What follows belongs to an exercise in optimizing a design on an open flow for small area and few clock cycles per item; a production flow would make more cautious choices.
In this exercise RTL edits were held to simulation tests only and were not proved equivalent to the original.
No activity file was given, so power comes from the tool's default toggle rates.

### Clock routing

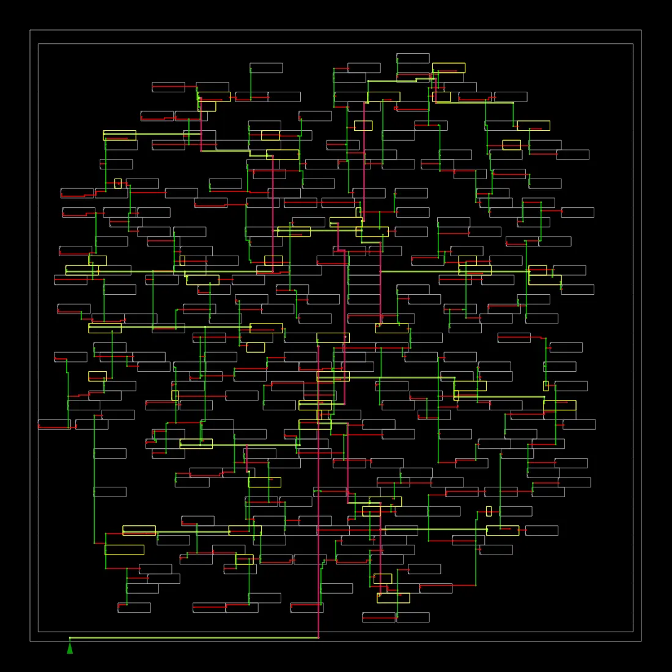
### Metal 1

Scale: 3 px per um.
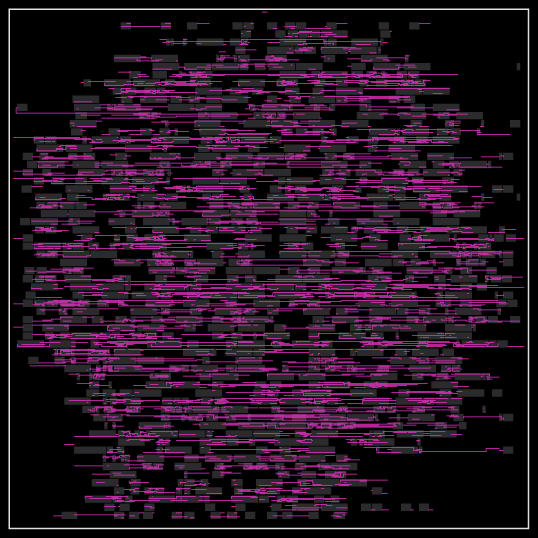
### Hierarchy map of the flops

Scale: 3 px per um. Other cells in grey.
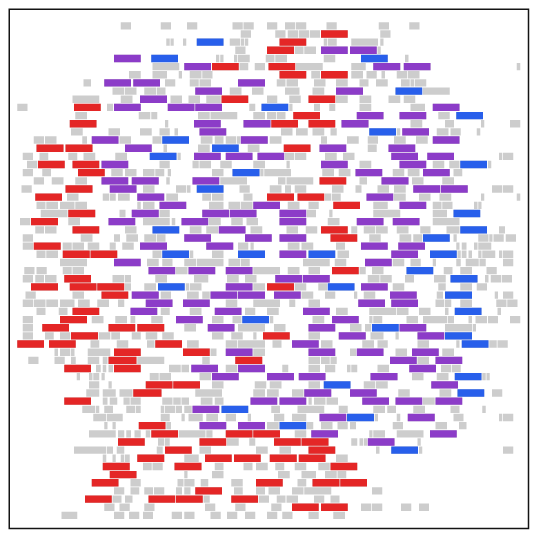
### Gate-type map

Scale: 3 px per um.
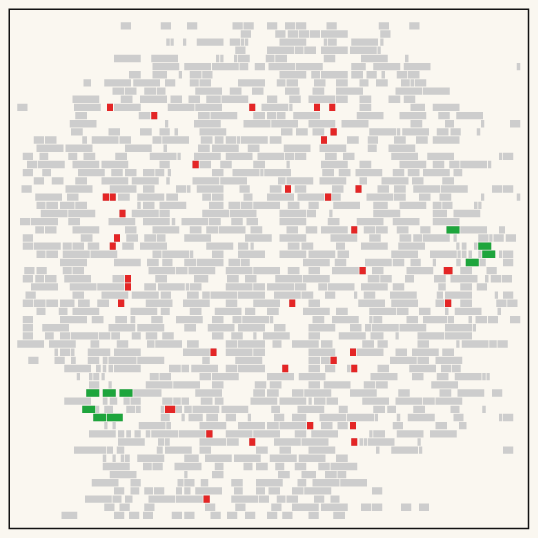
==> flow/design.v <==
`timescale 1ns / 1ps
module dff_async_rst_n #(parameter WIDTH = 32,
                         parameter RESET = {WIDTH{1'b0}})
                        (input                      i_clock   ,
                         input                      i_areset_n,
                         input                      en,
                         input      [(WIDTH - 1):0] d,
                         output reg [(WIDTH - 1):0] q);
  always @(posedge i_clock or negedge i_areset_n)
    if (!i_areset_n)
      q <= RESET;
    else if (en)
      q <= d;
endmodule
`timescale 1ns / 1ps
module skid_buffer #(parameter DWIDTH = 8)
                    (input                   i_clock,
                     input                   i_areset_n,
                     input  [(DWIDTH - 1):0] i_data,
                     input                   i_data_valid,
                     output                  o_data_ready,
                     output [(DWIDTH - 1):0] o_data,
                     output                  o_data_valid,
                     input                   i_data_ready);
  localparam BYPASS = 0;
  localparam SKID   = 1;
  reg [(DWIDTH - 1):0] reg_data;
  reg [(DWIDTH - 1):0] next_data;
  reg                  reg_data_ready;
  reg                  next_data_ready;
  reg                  reg_state;
  reg                  next_state;
  wire                 stall;
  wire                 hand_shake;
  assign hand_shake = ( i_data_valid  & reg_data_ready );
  assign stall      = ( !i_data_ready & hand_shake     );
  always @(posedge i_clock, negedge i_areset_n)
    if (~i_areset_n)
      reg_state <= BYPASS;
    else
      reg_state <= next_state;
  always @(*)
    case (reg_state)
      BYPASS: next_state = ( stall        ) ? SKID   : reg_state ;
      SKID:   next_state = ( i_data_ready ) ? BYPASS : reg_state ;
    endcase
  always @(posedge i_clock, negedge i_areset_n)
    if (~i_areset_n)
      begin
        reg_data       <= {DWIDTH{1'b0}};
        reg_data_ready <= 1'b0;
      end
    else
      begin
        reg_data       <= next_data;
        reg_data_ready <= next_data_ready;
      end
  always @(*)
    case (reg_state)
      BYPASS: begin
        next_data       = ( stall ) ? i_data : {DWIDTH{1'b0}} ;
        next_data_ready = ( stall ) ? 1'b0   : 1'b1           ;
      end
      SKID: begin
        next_data       = reg_data;
        next_data_ready = ( i_data_ready ) ? 1'b1 : reg_data_ready ;
      end
    endcase
  assign o_data_ready = reg_data_ready;
  assign o_data_valid = ( reg_state == BYPASS ) ? hand_shake : 1'b1     ;
  assign o_data       = ( reg_state == BYPASS ) ? i_data     : reg_data ;
endmodule
`timescale 1ns / 1ps
module s_axi4l_wr_channel #(parameter AXI_DATA_WIDTH = 32,
                            parameter AXI_ADDR_WIDTH = 4,
                            parameter AXI_STRB_WIDTH = (AXI_DATA_WIDTH / 8))
                           (input  wire                          i_axi_clock,
                            input  wire                          i_axi_aresetn,
                            input  wire [(AXI_ADDR_WIDTH - 1):0] i_axi_awaddr,
                            input  wire [2:0]                    i_axi_awprot,
                            input  wire                          i_axi_awaddr_valid,
                            output wire                          o_axi_awaddr_ready,
                            input  wire [(AXI_DATA_WIDTH - 1):0] i_axi_wdata,
                            input  wire [(AXI_STRB_WIDTH - 1):0] i_axi_wstrb,
                            input  wire                          i_axi_wdata_valid,
                            output wire                          o_axi_wdata_ready,
                            output wire [1:0]                    o_axi_bresp,
                            output wire                          o_axi_bvalid,
                            input  wire                          i_axi_bready,
                            output wire [(AXI_ADDR_WIDTH - 1):0] o_waddr,
                            output wire [(AXI_DATA_WIDTH - 1):0] o_wdata,
                            output wire                          o_wvalid);
  localparam IDLE                 = 2'b01;
  localparam WAIT_FOR_WADDR_VALID = 2'b10;
  localparam WAIT_FOR_WDATA_VALID = 2'b11;
  localparam BRESP                = 2'b00;
  reg [1:0]                     reg_state;
  reg [1:0]                     next_state;
  wire                          awaddr_valid;
  wire                          awaddr_ready;
  wire                          awaddr_hs;
  wire [(AXI_ADDR_WIDTH - 1):0] next_awaddr;
  wire [(AXI_ADDR_WIDTH - 1):0] axi_awaddr;
  assign awaddr_ready = ((reg_state == IDLE) | (reg_state == WAIT_FOR_WADDR_VALID)) ? 1'b1 : 1'b0;
  skid_buffer #(.DWIDTH(AXI_ADDR_WIDTH)) awddr_buff( .i_clock      ( i_axi_clock        ),
                                                     .i_areset_n   ( i_axi_aresetn      ),
                                                     .i_data       ( i_axi_awaddr       ),
                                                     .i_data_valid ( i_axi_awaddr_valid ),
                                                     .o_data_ready ( o_axi_awaddr_ready ),
                                                     .o_data       ( next_awaddr        ),
                                                     .o_data_valid ( awaddr_valid       ),
                                                     .i_data_ready ( awaddr_ready       ));
  assign awaddr_hs = (awaddr_valid & awaddr_ready);
  dff_async_rst_n #(.WIDTH(AXI_ADDR_WIDTH)) ff_awaddr( .i_clock    ( i_axi_clock   ),
                                                       .i_areset_n ( i_axi_aresetn ),
                                                       .en         ( awaddr_hs     ),
                                                       .d          ( next_awaddr   ),
                                                       .q          ( axi_awaddr    ));
  wire                          wdata_valid;
  wire                          wdata_ready;
  wire                          wdata_hs;
  wire [(AXI_DATA_WIDTH - 1):0] next_wdata;
  wire [(AXI_DATA_WIDTH - 1):0] axi_wdata;
  assign wdata_ready = ((reg_state == IDLE) | (reg_state == WAIT_FOR_WDATA_VALID)) ? 1'b1 : 1'b0;
  skid_buffer #(.DWIDTH(AXI_DATA_WIDTH)) wdata_buff( .i_clock      ( i_axi_clock       ),
                                                     .i_areset_n   ( i_axi_aresetn     ),
                                                     .i_data       ( i_axi_wdata       ),
                                                     .i_data_valid ( i_axi_wdata_valid ),
                                                     .o_data_ready ( o_axi_wdata_ready ),
                                                     .o_data       ( next_wdata        ),
                                                     .o_data_valid ( wdata_valid       ),
                                                     .i_data_ready ( wdata_ready       ));
  assign wdata_hs = (wdata_valid & wdata_ready);
  dff_async_rst_n #(.WIDTH(AXI_DATA_WIDTH)) ff_wdata( .i_clock    ( i_axi_clock   ),
                                                      .i_areset_n ( i_axi_aresetn ),
                                                      .en         ( wdata_hs      ),
                                                      .d          ( next_wdata    ),
                                                      .q          ( axi_wdata     ));
  wire                          wstrb_valid;
  wire                          wstrb_ready;
  wire                          wstrb_hs;
  wire [(AXI_STRB_WIDTH - 1):0] next_wstrb;
  wire [(AXI_STRB_WIDTH - 1):0] axi_wstrb;
  assign wstrb_ready = wdata_ready;
  skid_buffer #(.DWIDTH(AXI_STRB_WIDTH)) wstrb_buff( .i_clock      ( i_axi_clock       ),
                                                     .i_areset_n   ( i_axi_aresetn     ),
                                                     .i_data       ( i_axi_wstrb       ),
                                                     .i_data_valid ( i_axi_wdata_valid ),
                                                     .o_data_ready (                   ),
                                                     .o_data       ( next_wstrb        ),
                                                     .o_data_valid ( wstrb_valid       ),
                                                     .i_data_ready ( wstrb_ready       ));
  assign wstrb_hs = (wstrb_valid & wstrb_ready);
  dff_async_rst_n #(.WIDTH(AXI_STRB_WIDTH)) ff_wstrb( .i_clock    ( i_axi_clock   ),
                                                      .i_areset_n ( i_axi_aresetn ),
                                                      .en         ( wstrb_hs      ),
                                                      .d          ( next_wstrb    ),
                                                      .q          ( axi_wstrb     ));
  wire [1:0] bresp; 
  wire       bresp_valid;
  wire       bresp_ready;
  assign bresp_valid = (reg_state == BRESP) ? 1'b1  : 1'b0;
  assign bresp       = (reg_state == BRESP) ? 2'b00 : 2'b10;  
  skid_buffer #(.DWIDTH(2)) bresp_buff(.i_clock      ( i_axi_clock   ),
                                       .i_areset_n   ( i_axi_aresetn ),
                                       .i_data       ( bresp         ),
                                       .i_data_valid ( bresp_valid   ),
                                       .o_data_ready ( bresp_ready   ),
                                       .o_data       ( o_axi_bresp   ),
                                       .o_data_valid ( o_axi_bvalid  ),
                                       .i_data_ready ( i_axi_bready  ));
  always @(posedge i_axi_clock, negedge i_axi_aresetn)
    if (~i_axi_aresetn)
      reg_state <= IDLE;
    else
      reg_state <= next_state;
  always @(*) begin
    next_state = reg_state;
    case (reg_state)
      IDLE:
        begin
          if (i_axi_awaddr_valid & i_axi_wdata_valid)
            next_state = BRESP;
          else if (i_axi_awaddr_valid & ~i_axi_wdata_valid)
            next_state = WAIT_FOR_WDATA_VALID;
          else if (~i_axi_awaddr_valid & i_axi_wdata_valid)
            next_state = WAIT_FOR_WADDR_VALID;
          else
            next_state = reg_state;
        end
      WAIT_FOR_WADDR_VALID:
        next_state = (i_axi_awaddr_valid ? BRESP : WAIT_FOR_WADDR_VALID);
      WAIT_FOR_WDATA_VALID:
        next_state = (i_axi_wdata_valid  ? BRESP : WAIT_FOR_WDATA_VALID);
      BRESP:
        next_state = (bresp_ready ? IDLE : BRESP);
    endcase
  end
  function [(AXI_DATA_WIDTH - 1):0] strb_data(input [(AXI_DATA_WIDTH - 1):0] wdata,
                                              input [(AXI_STRB_WIDTH - 1):0] wstrb);   
    integer i;
    begin
      strb_data = {AXI_DATA_WIDTH{1'b0}};
      for (i = 0; i < AXI_STRB_WIDTH; i = i + 1)
        if (wstrb[i] == 1)
          strb_data[(i * 8) +: 8] = wdata[(i * 8) +: 8];
    end
  endfunction
  assign o_wdata  = (reg_state == BRESP) ? strb_data(axi_wdata, axi_wstrb) : {AXI_DATA_WIDTH{1'b0}};
  assign o_waddr  = (reg_state == BRESP) ? axi_awaddr                      : {AXI_ADDR_WIDTH{1'b0}};
  assign o_wvalid = (reg_state == BRESP) ? 1'b1                            : 1'b0;
endmodule
`timescale 1ns / 1ps
module s_axi4l_rd_channel #(parameter AXI_DATA_WIDTH = 32,
                            parameter AXI_ADDR_WIDTH = 4,
                            parameter AXI_STRB_WIDTH = (AXI_DATA_WIDTH / 8))
                           (input wire                           i_axi_clock,
                            input wire                           i_axi_aresetn,
                            input  wire [(AXI_ADDR_WIDTH - 1):0] i_axi_araddr,
                            input  wire [                   3:0] i_axi_arcache,
                            input  wire [                   2:0] i_axi_arprot,
                            input  wire                          i_axi_araddr_valid,
                            output wire                          o_axi_araddr_ready,
                            output wire [(AXI_DATA_WIDTH - 1):0] o_axi_rdata,
                            output wire [                   1:0] o_axi_rresp,
                            output wire                          o_axi_rdata_valid,
                            input  wire                          i_axi_rdata_ready,
                            output wire [(AXI_ADDR_WIDTH - 1):0] o_raddr,
                            output wire                          o_raddr_valid,
                            input  wire [(AXI_DATA_WIDTH - 1):0] i_rdata);
  localparam IDLE       = 2'b00;
  localparam RADDR_RECV = 2'b01;
  localparam RRESP      = 2'b10;
  reg [1:0] reg_state;
  reg [1:0] next_state;
  wire [(AXI_ADDR_WIDTH - 1):0] raddr;
  wire [(AXI_DATA_WIDTH - 1):0] rdata;
  wire raddr_hs;
  always @(posedge i_axi_clock, negedge i_axi_aresetn)
    if (~i_axi_aresetn)
      reg_state <= IDLE;
    else
      reg_state <= next_state;
  always @(*) begin
    next_state = reg_state;
    case (reg_state)
      IDLE:       next_state = ( i_axi_araddr_valid ? RADDR_RECV : IDLE  );
      RADDR_RECV: next_state = RRESP;
      RRESP:      next_state = ( i_axi_rdata_ready  ? IDLE       : RRESP );
    endcase
  end
  assign raddr_hs = (i_axi_araddr_valid & o_axi_araddr_ready);
  dff_async_rst_n #(.WIDTH(AXI_ADDR_WIDTH)) ff_raddr( .i_clock    ( i_axi_clock   ),
                                                      .i_areset_n ( i_axi_aresetn ),
                                                      .en         ( raddr_hs      ),
                                                      .d          ( i_axi_araddr  ),
                                                      .q          ( raddr         ));
  dff_async_rst_n #(.WIDTH(AXI_DATA_WIDTH)) ff_rdata( .i_clock    ( i_axi_clock   ),
                                                      .i_areset_n ( i_axi_aresetn ),
                                                      .en         ( o_raddr_valid ),
                                                      .d          ( i_rdata       ),
                                                      .q          ( rdata         ));
  assign o_axi_araddr_ready = (reg_state == IDLE) ? 1'b1 : 1'b0;
  assign o_raddr_valid = (reg_state == RADDR_RECV) ? 1'b1  : 1'b0;
  assign o_raddr       = (reg_state == RADDR_RECV) ? raddr : {AXI_ADDR_WIDTH{1'b0}};
  assign o_axi_rdata       = (reg_state == RRESP) ? rdata : {AXI_DATA_WIDTH{1'b0}};
  assign o_axi_rdata_valid = (reg_state == RRESP) ? 1'b1  : 1'b0;
  assign o_axi_rresp       = (reg_state == RRESP) ? 2'b00 : 2'b10;  
endmodule
`timescale 1ns / 1ps
module reg_file_4x32(
    input  wire        i_clock,
    input  wire        i_aresetn,
    input  wire [31:0] i_write_data,
    input  wire [ 3:0] i_write_addr,
    input  wire        i_write_enable,
    input  wire [ 3:0] i_read_addr,
    input  wire        i_read_enable,
    output wire [31:0] o_read_data
);
    reg enable [3:0];
    wire [31:0] reg_data_out [3:0];
    always @(*) begin
        enable[0] = 1'b0;
        enable[1] = 1'b0;
        enable[2] = 1'b0;
        enable[3] = 1'b0;
        case (i_write_addr)
            4'h00: enable[0] = (i_write_enable) ? 1'b1 : 1'b0;
            4'h04: enable[1] = (i_write_enable) ? 1'b1 : 1'b0;
            4'h08: enable[2] = (i_write_enable) ? 1'b1 : 1'b0;
            4'h0c: enable[3] = (i_write_enable) ? 1'b1 : 1'b0;
        endcase
    end
    generate
        genvar i;
        for (i = 0; i < 4; i = i + 1) begin
            (* DONT_TOUCH = "true" *) dff_async_rst_n #(.WIDTH(32)) ff_data( 
                .i_clock    ( i_clock         ),
                .i_areset_n ( i_aresetn       ),
                .en         ( enable[i]       ),
                .d          ( i_write_data    ),
                .q          ( reg_data_out[i] )
            );
        end
    endgenerate
    reg [31:0] read_data;
    always @(*) begin
        read_data = 32'b0;
        if (i_read_enable) begin
            case (i_read_addr)
                4'h00: read_data = ~reg_data_out[0];
                4'h04: read_data = ~reg_data_out[1];
                4'h08: read_data = ~reg_data_out[2];
                4'h0c: read_data = ~reg_data_out[3];
            endcase
        end
    end
    assign o_read_data = read_data;
endmodule
`timescale 1ns / 1ps
module axi4l_reg_file
(
    input  wire        i_axi_clock,
    input  wire        i_axi_aresetn,
    input  wire [3:0]  i_axi_awaddr,
    input  wire [2:0]  i_axi_awprot,
    input  wire        i_axi_awaddr_valid,
    output wire        o_axi_awaddr_ready,
    input  wire [31:0] i_axi_wdata,
    input  wire [ 3:0] i_axi_wstrb,
    input  wire        i_axi_wdata_valid,
    output wire        o_axi_wdata_ready,
    output wire [1:0]  o_axi_bresp,
    output wire        o_axi_bvalid,
    input  wire        i_axi_bready,
    input  wire [3:0]  i_axi_araddr,
    input  wire [3:0]  i_axi_arcache,
    input  wire [2:0]  i_axi_arprot,
    input  wire        i_axi_araddr_valid,
    output wire        o_axi_araddr_ready,
    output wire [31:0] o_axi_rdata,
    output wire [ 1:0] o_axi_rresp,
    output wire        o_axi_rdata_valid,
    input  wire        i_axi_rdata_ready
);
    wire [31:0] write_data;
    wire [ 3:0] write_addr;
    wire        write_data_valid;
    s_axi4l_wr_channel slave_write_channel(
        .i_axi_clock        ( i_axi_clock        ),
        .i_axi_aresetn      ( i_axi_aresetn      ),
        .i_axi_awaddr       ( i_axi_awaddr       ),
        .i_axi_awprot       ( i_axi_awprot       ),
        .i_axi_awaddr_valid ( i_axi_awaddr_valid ),
        .o_axi_awaddr_ready ( o_axi_awaddr_ready ),
        .i_axi_wdata        ( i_axi_wdata        ),
        .i_axi_wstrb        ( i_axi_wstrb        ),
        .i_axi_wdata_valid  ( i_axi_wdata_valid  ),
        .o_axi_wdata_ready  ( o_axi_wdata_ready  ),
        .o_axi_bresp        ( o_axi_bresp        ),
        .o_axi_bvalid       ( o_axi_bvalid       ),
        .i_axi_bready       ( i_axi_bready       ),
        .o_waddr            ( write_addr         ),
        .o_wdata            ( write_data         ),
        .o_wvalid           ( write_data_valid   )
    );
    wire [ 3:0] read_addr;
    wire        read_addr_valid;
    wire [31:0] read_data;
    s_axi4l_rd_channel slave_read_channel(
        .i_axi_clock        ( i_axi_clock        ),
        .i_axi_aresetn      ( i_axi_aresetn      ),
        .i_axi_araddr       ( i_axi_araddr       ),
        .i_axi_arcache      ( i_axi_arcache      ),
        .i_axi_arprot       ( i_axi_arprot       ),
        .i_axi_araddr_valid ( i_axi_araddr_valid ),
        .o_axi_araddr_ready ( o_axi_araddr_ready ),
        .o_axi_rdata        ( o_axi_rdata        ),
        .o_axi_rresp        ( o_axi_rresp        ),
        .o_axi_rdata_valid  ( o_axi_rdata_valid  ),
        .i_axi_rdata_ready  ( i_axi_rdata_ready  ),
        .o_raddr            ( read_addr          ),
        .o_raddr_valid      ( read_addr_valid    ),
        .i_rdata            ( read_data          )
    );
    reg_file_4x32 reg_file0(
        .i_clock        ( i_axi_clock      ),
        .i_aresetn      ( i_axi_aresetn    ),
        .i_write_data   ( write_data       ),
        .i_write_addr   ( write_addr       ),
        .i_write_enable ( write_data_valid ),
        .i_read_addr    ( read_addr        ),
        .i_read_enable  ( read_addr_valid  ),
        .o_read_data    ( read_data        )
    );
endmodule
==> flow/run.sh <==
#!/bin/bash
# synth_recipe.tcl (not shown) runs the flow's synth.tcl, then flattens the netlist and writes it again
# the make line also repeats each setting of config.mk as NAME=value (left out here)
make -C /OpenROAD-flow-scripts/flow DESIGN_CONFIG=/design/flow/config.mk WORK_HOME=/design/flow/orfs CLKGATE_MAP_FILE= SYNTH_SCRIPT=/design/flow/synth_recipe.tcl finish
==> flow/config.mk <==
export PLATFORM = sky130hd
export DESIGN_NAME = axi4l_reg_file
export DESIGN_NICKNAME = axi4l_reg_file
export VERILOG_FILES = /design/flow/design.v
export SDC_FILE = /design/flow/constraint.sdc
export NUM_CORES = 4
export LEC_CHECK = 0
export CAP_MARGIN = 20
export CORE_MARGIN = 2
export CORE_UTILIZATION = 40
export SLEW_MARGIN = 20
==> flow/constraint.sdc <==
create_clock -name core_clock -period 5.0 [get_ports {i_axi_clock}]
set_input_delay 1.0000 -clock core_clock [delete_from_list [all_inputs] [get_ports {i_axi_clock}]]
set_output_delay 1.0000 -clock core_clock [all_outputs]
set_load 0.01 [all_outputs]
==> flow_summary_export.csv <==
group,metric,value,unit
route,drt_iter0_markers,432,
synth,synth_area_per_cell,13.5,sq um
power_and_ir_drop,power-top-group,"sequential cells",
finish,finalNetCount,982,
route,wl_met2,12100,um
power_and_ir_drop,power_switching,1.96,mW
worst_setup_path,startpoint_type,"flop",
power_and_ir_drop,p_leak,6.37,nW
finish,fin_area,0.0135,sq mm
cts,clock_latency,0.54,ns
power_and_ir_drop,p_per_area,510,mW/mm^2
route,postRouteAntennaNets,0,
timing,timing.final.ws_setup,1.31,ns
global_routing,grtUsageMet1,25.1,%
route,highest_layer,"met4",
power_and_ir_drop,swShare,28.4,%
synth,yosys.area_share.simple,4.76,%
power_and_ir_drop,p_seq_share,45.0,%
global_routing,grt_use_met2,28.9,%
cts,htree_levels,1,
synth,yosys.area.top_type,"dfrtp_1",
status,status,"timing/DRC/antenna clean",
power_and_ir_drop,p_int,4.94,mW
cts,clk_pin_slew,0.07,ns
route,vias_per_cell,5.34,
timing,max_freq,0.271,GHz
synth,netlist_instances,840,
global_routing,grt_max_degree,118,
synth,synth_xor_xnor_area_share,0,%
flow_run,max-cap-violations,0,
timing,drv_slew,0,
placed_design,placed_cell_area,0.0126,sq mm
synth,syn_area,0.0114,sq mm
finish,area_growth,19.2,%
synth,yosysMostFrequentCell,"dfrtp_1",
synth,synth-seq-cells,257,
Testbench counts, summed over its fixed seeds: cycles 20,054, transactions 8,000.
Back to the opening pictures, 'Clock routing':
Sink Count: 257
total CTS buffers: 28
P_clk: 2.14 mW
skew final: 0.00740 ns

Back to the opening pictures, 'Metal 1':
longest straight run = 67.2 um
wire length on this layer = 12600 um

Back to the opening pictures, 'Hierarchy map of the flops':
blue -> slave_read_channel  # flops 38
purple -> reg_file0  # flops 128
red -> slave_write_channel  # flops 91
fin cells: 1311
Util after Layout: 48.6%
full die area: 0.0298 sq mm

Back to the opening pictures, 'Gate-type map':
red -> and/or cells  # cells 36
green -> fa/ha/maj cells  # cells 10

==> worst paths after layout <==
| path | cells after the start | slack [ns] | to | from |
|---|---|---|---|---|
| worst min-delay path | 1 | 0.48 | reg_file0.genblk1[1].ff_data.q[31] | reg_file0.genblk1[1].ff_data.q[31] |
| worst max register to register | 6 | 1.82 | reg_file0.genblk1[0].ff_data.q[2] | slave_write_channel.reg_state[1] |
| max in group asynchronous | 2 | 3.29 | slave_write_channel.wdata_buff.reg_data[5] | i_axi_aresetn |
| worst min register to register | 1 | 0.48 | reg_file0.genblk1[1].ff_data.q[31] | reg_file0.genblk1[1].ff_data.q[31] |
| worst max-delay path | 6 | 1.31 | o_axi_rdata[6] | slave_read_channel.reg_state[0] |
| min in group asynchronous | 1 | 0.53 | slave_write_channel.ff_awaddr.q[1] | i_axi_aresetn |
==> cells in the final DEF (no fill, tap or decap), types with 9 or more instances in the layout <==
cell type	instances
a22o_1	40
and3_1	32
clkbuf_16	29
clkdlybuf4s50_1	88
o32a_1	31
ha_1	9
nand2_1	12
clkbuf_8	14
inv_1	39
o221ai_1	30
dfrtp_1	255
mux2_2	230
buf_4	14
nor2_1	35
==> area by class of cell <==
class	instances	area, sq um	share of cell area, %
clock buffer	49	941	6.95
clock inverter	3	40.0	0.296
inverter	39	146	1.08
multi-input combinational	482	4510	33.3
sequential	257	6430	47.5
tap	378	473	3.49
timing repair buffer	103	1000	7.39
==> logic make-up after synthesis <==
logic type,count (synthesis)
multiplexers,243
flip-flops,257
adder cells (fa/ha/maj),10
other,1
AND/OR/NAND/NOR,103
AO/OA/AOI/OAI,124
buffers and inverters,102
==> registers in the layout, indices dropped and copies added, names as in the netlist, 4 cells and up <==
name                                     count
reg_file0.genblk1.ff_data.q                128
slave_read_channel.ff_rdata.q               32
slave_write_channel.ff_wdata.q              32
slave_write_channel.wdata_buff.reg_data     32
slave_read_channel.ff_raddr.q                4
slave_write_channel.awddr_buff.reg_data      4
slave_write_channel.ff_awaddr.q              4
slave_write_channel.ff_wstrb.q               4
slave_write_channel.wstrb_buff.reg_data      4
==> critical path, cell delays in order (launching register included) <==
cell and delay [ns]:
dfrtp_1 0.39, inv_1 0.08, ha_1 0.22, inv_1 0.52, buf_4 0.34, nor2_1 0.11
clkdlybuf4s50_1 0.49

-- what the ideal ports hide --
The results above use ideal ports. As a check the final layout listed here was re-extracted and re-timed, cells and wires unchanged.
Step 1 assumes that a clkbuf_16 drives the clock port and a buf_2 every other input.
Step 2 adds t to the input delays and takes it off the output delays; t is the mean of the earliest and latest rising clock arrival at the registers after step 1. Input paths then give back, and output paths get back, about the clock's delay inside the block.
Three values: no drivers, after step 1, after step 2; two values: the first two.
t (ns): 0.575
setup WS [ns]: 1.308 / 1.264 / 1.815
slew at the worst register clock pin (ns): 0.07 / 0.07
After both steps this run still meets setup and hold. For this run, drivers alone change the setup slack by -0.044 ns; drivers and shift together by +0.507 ns.
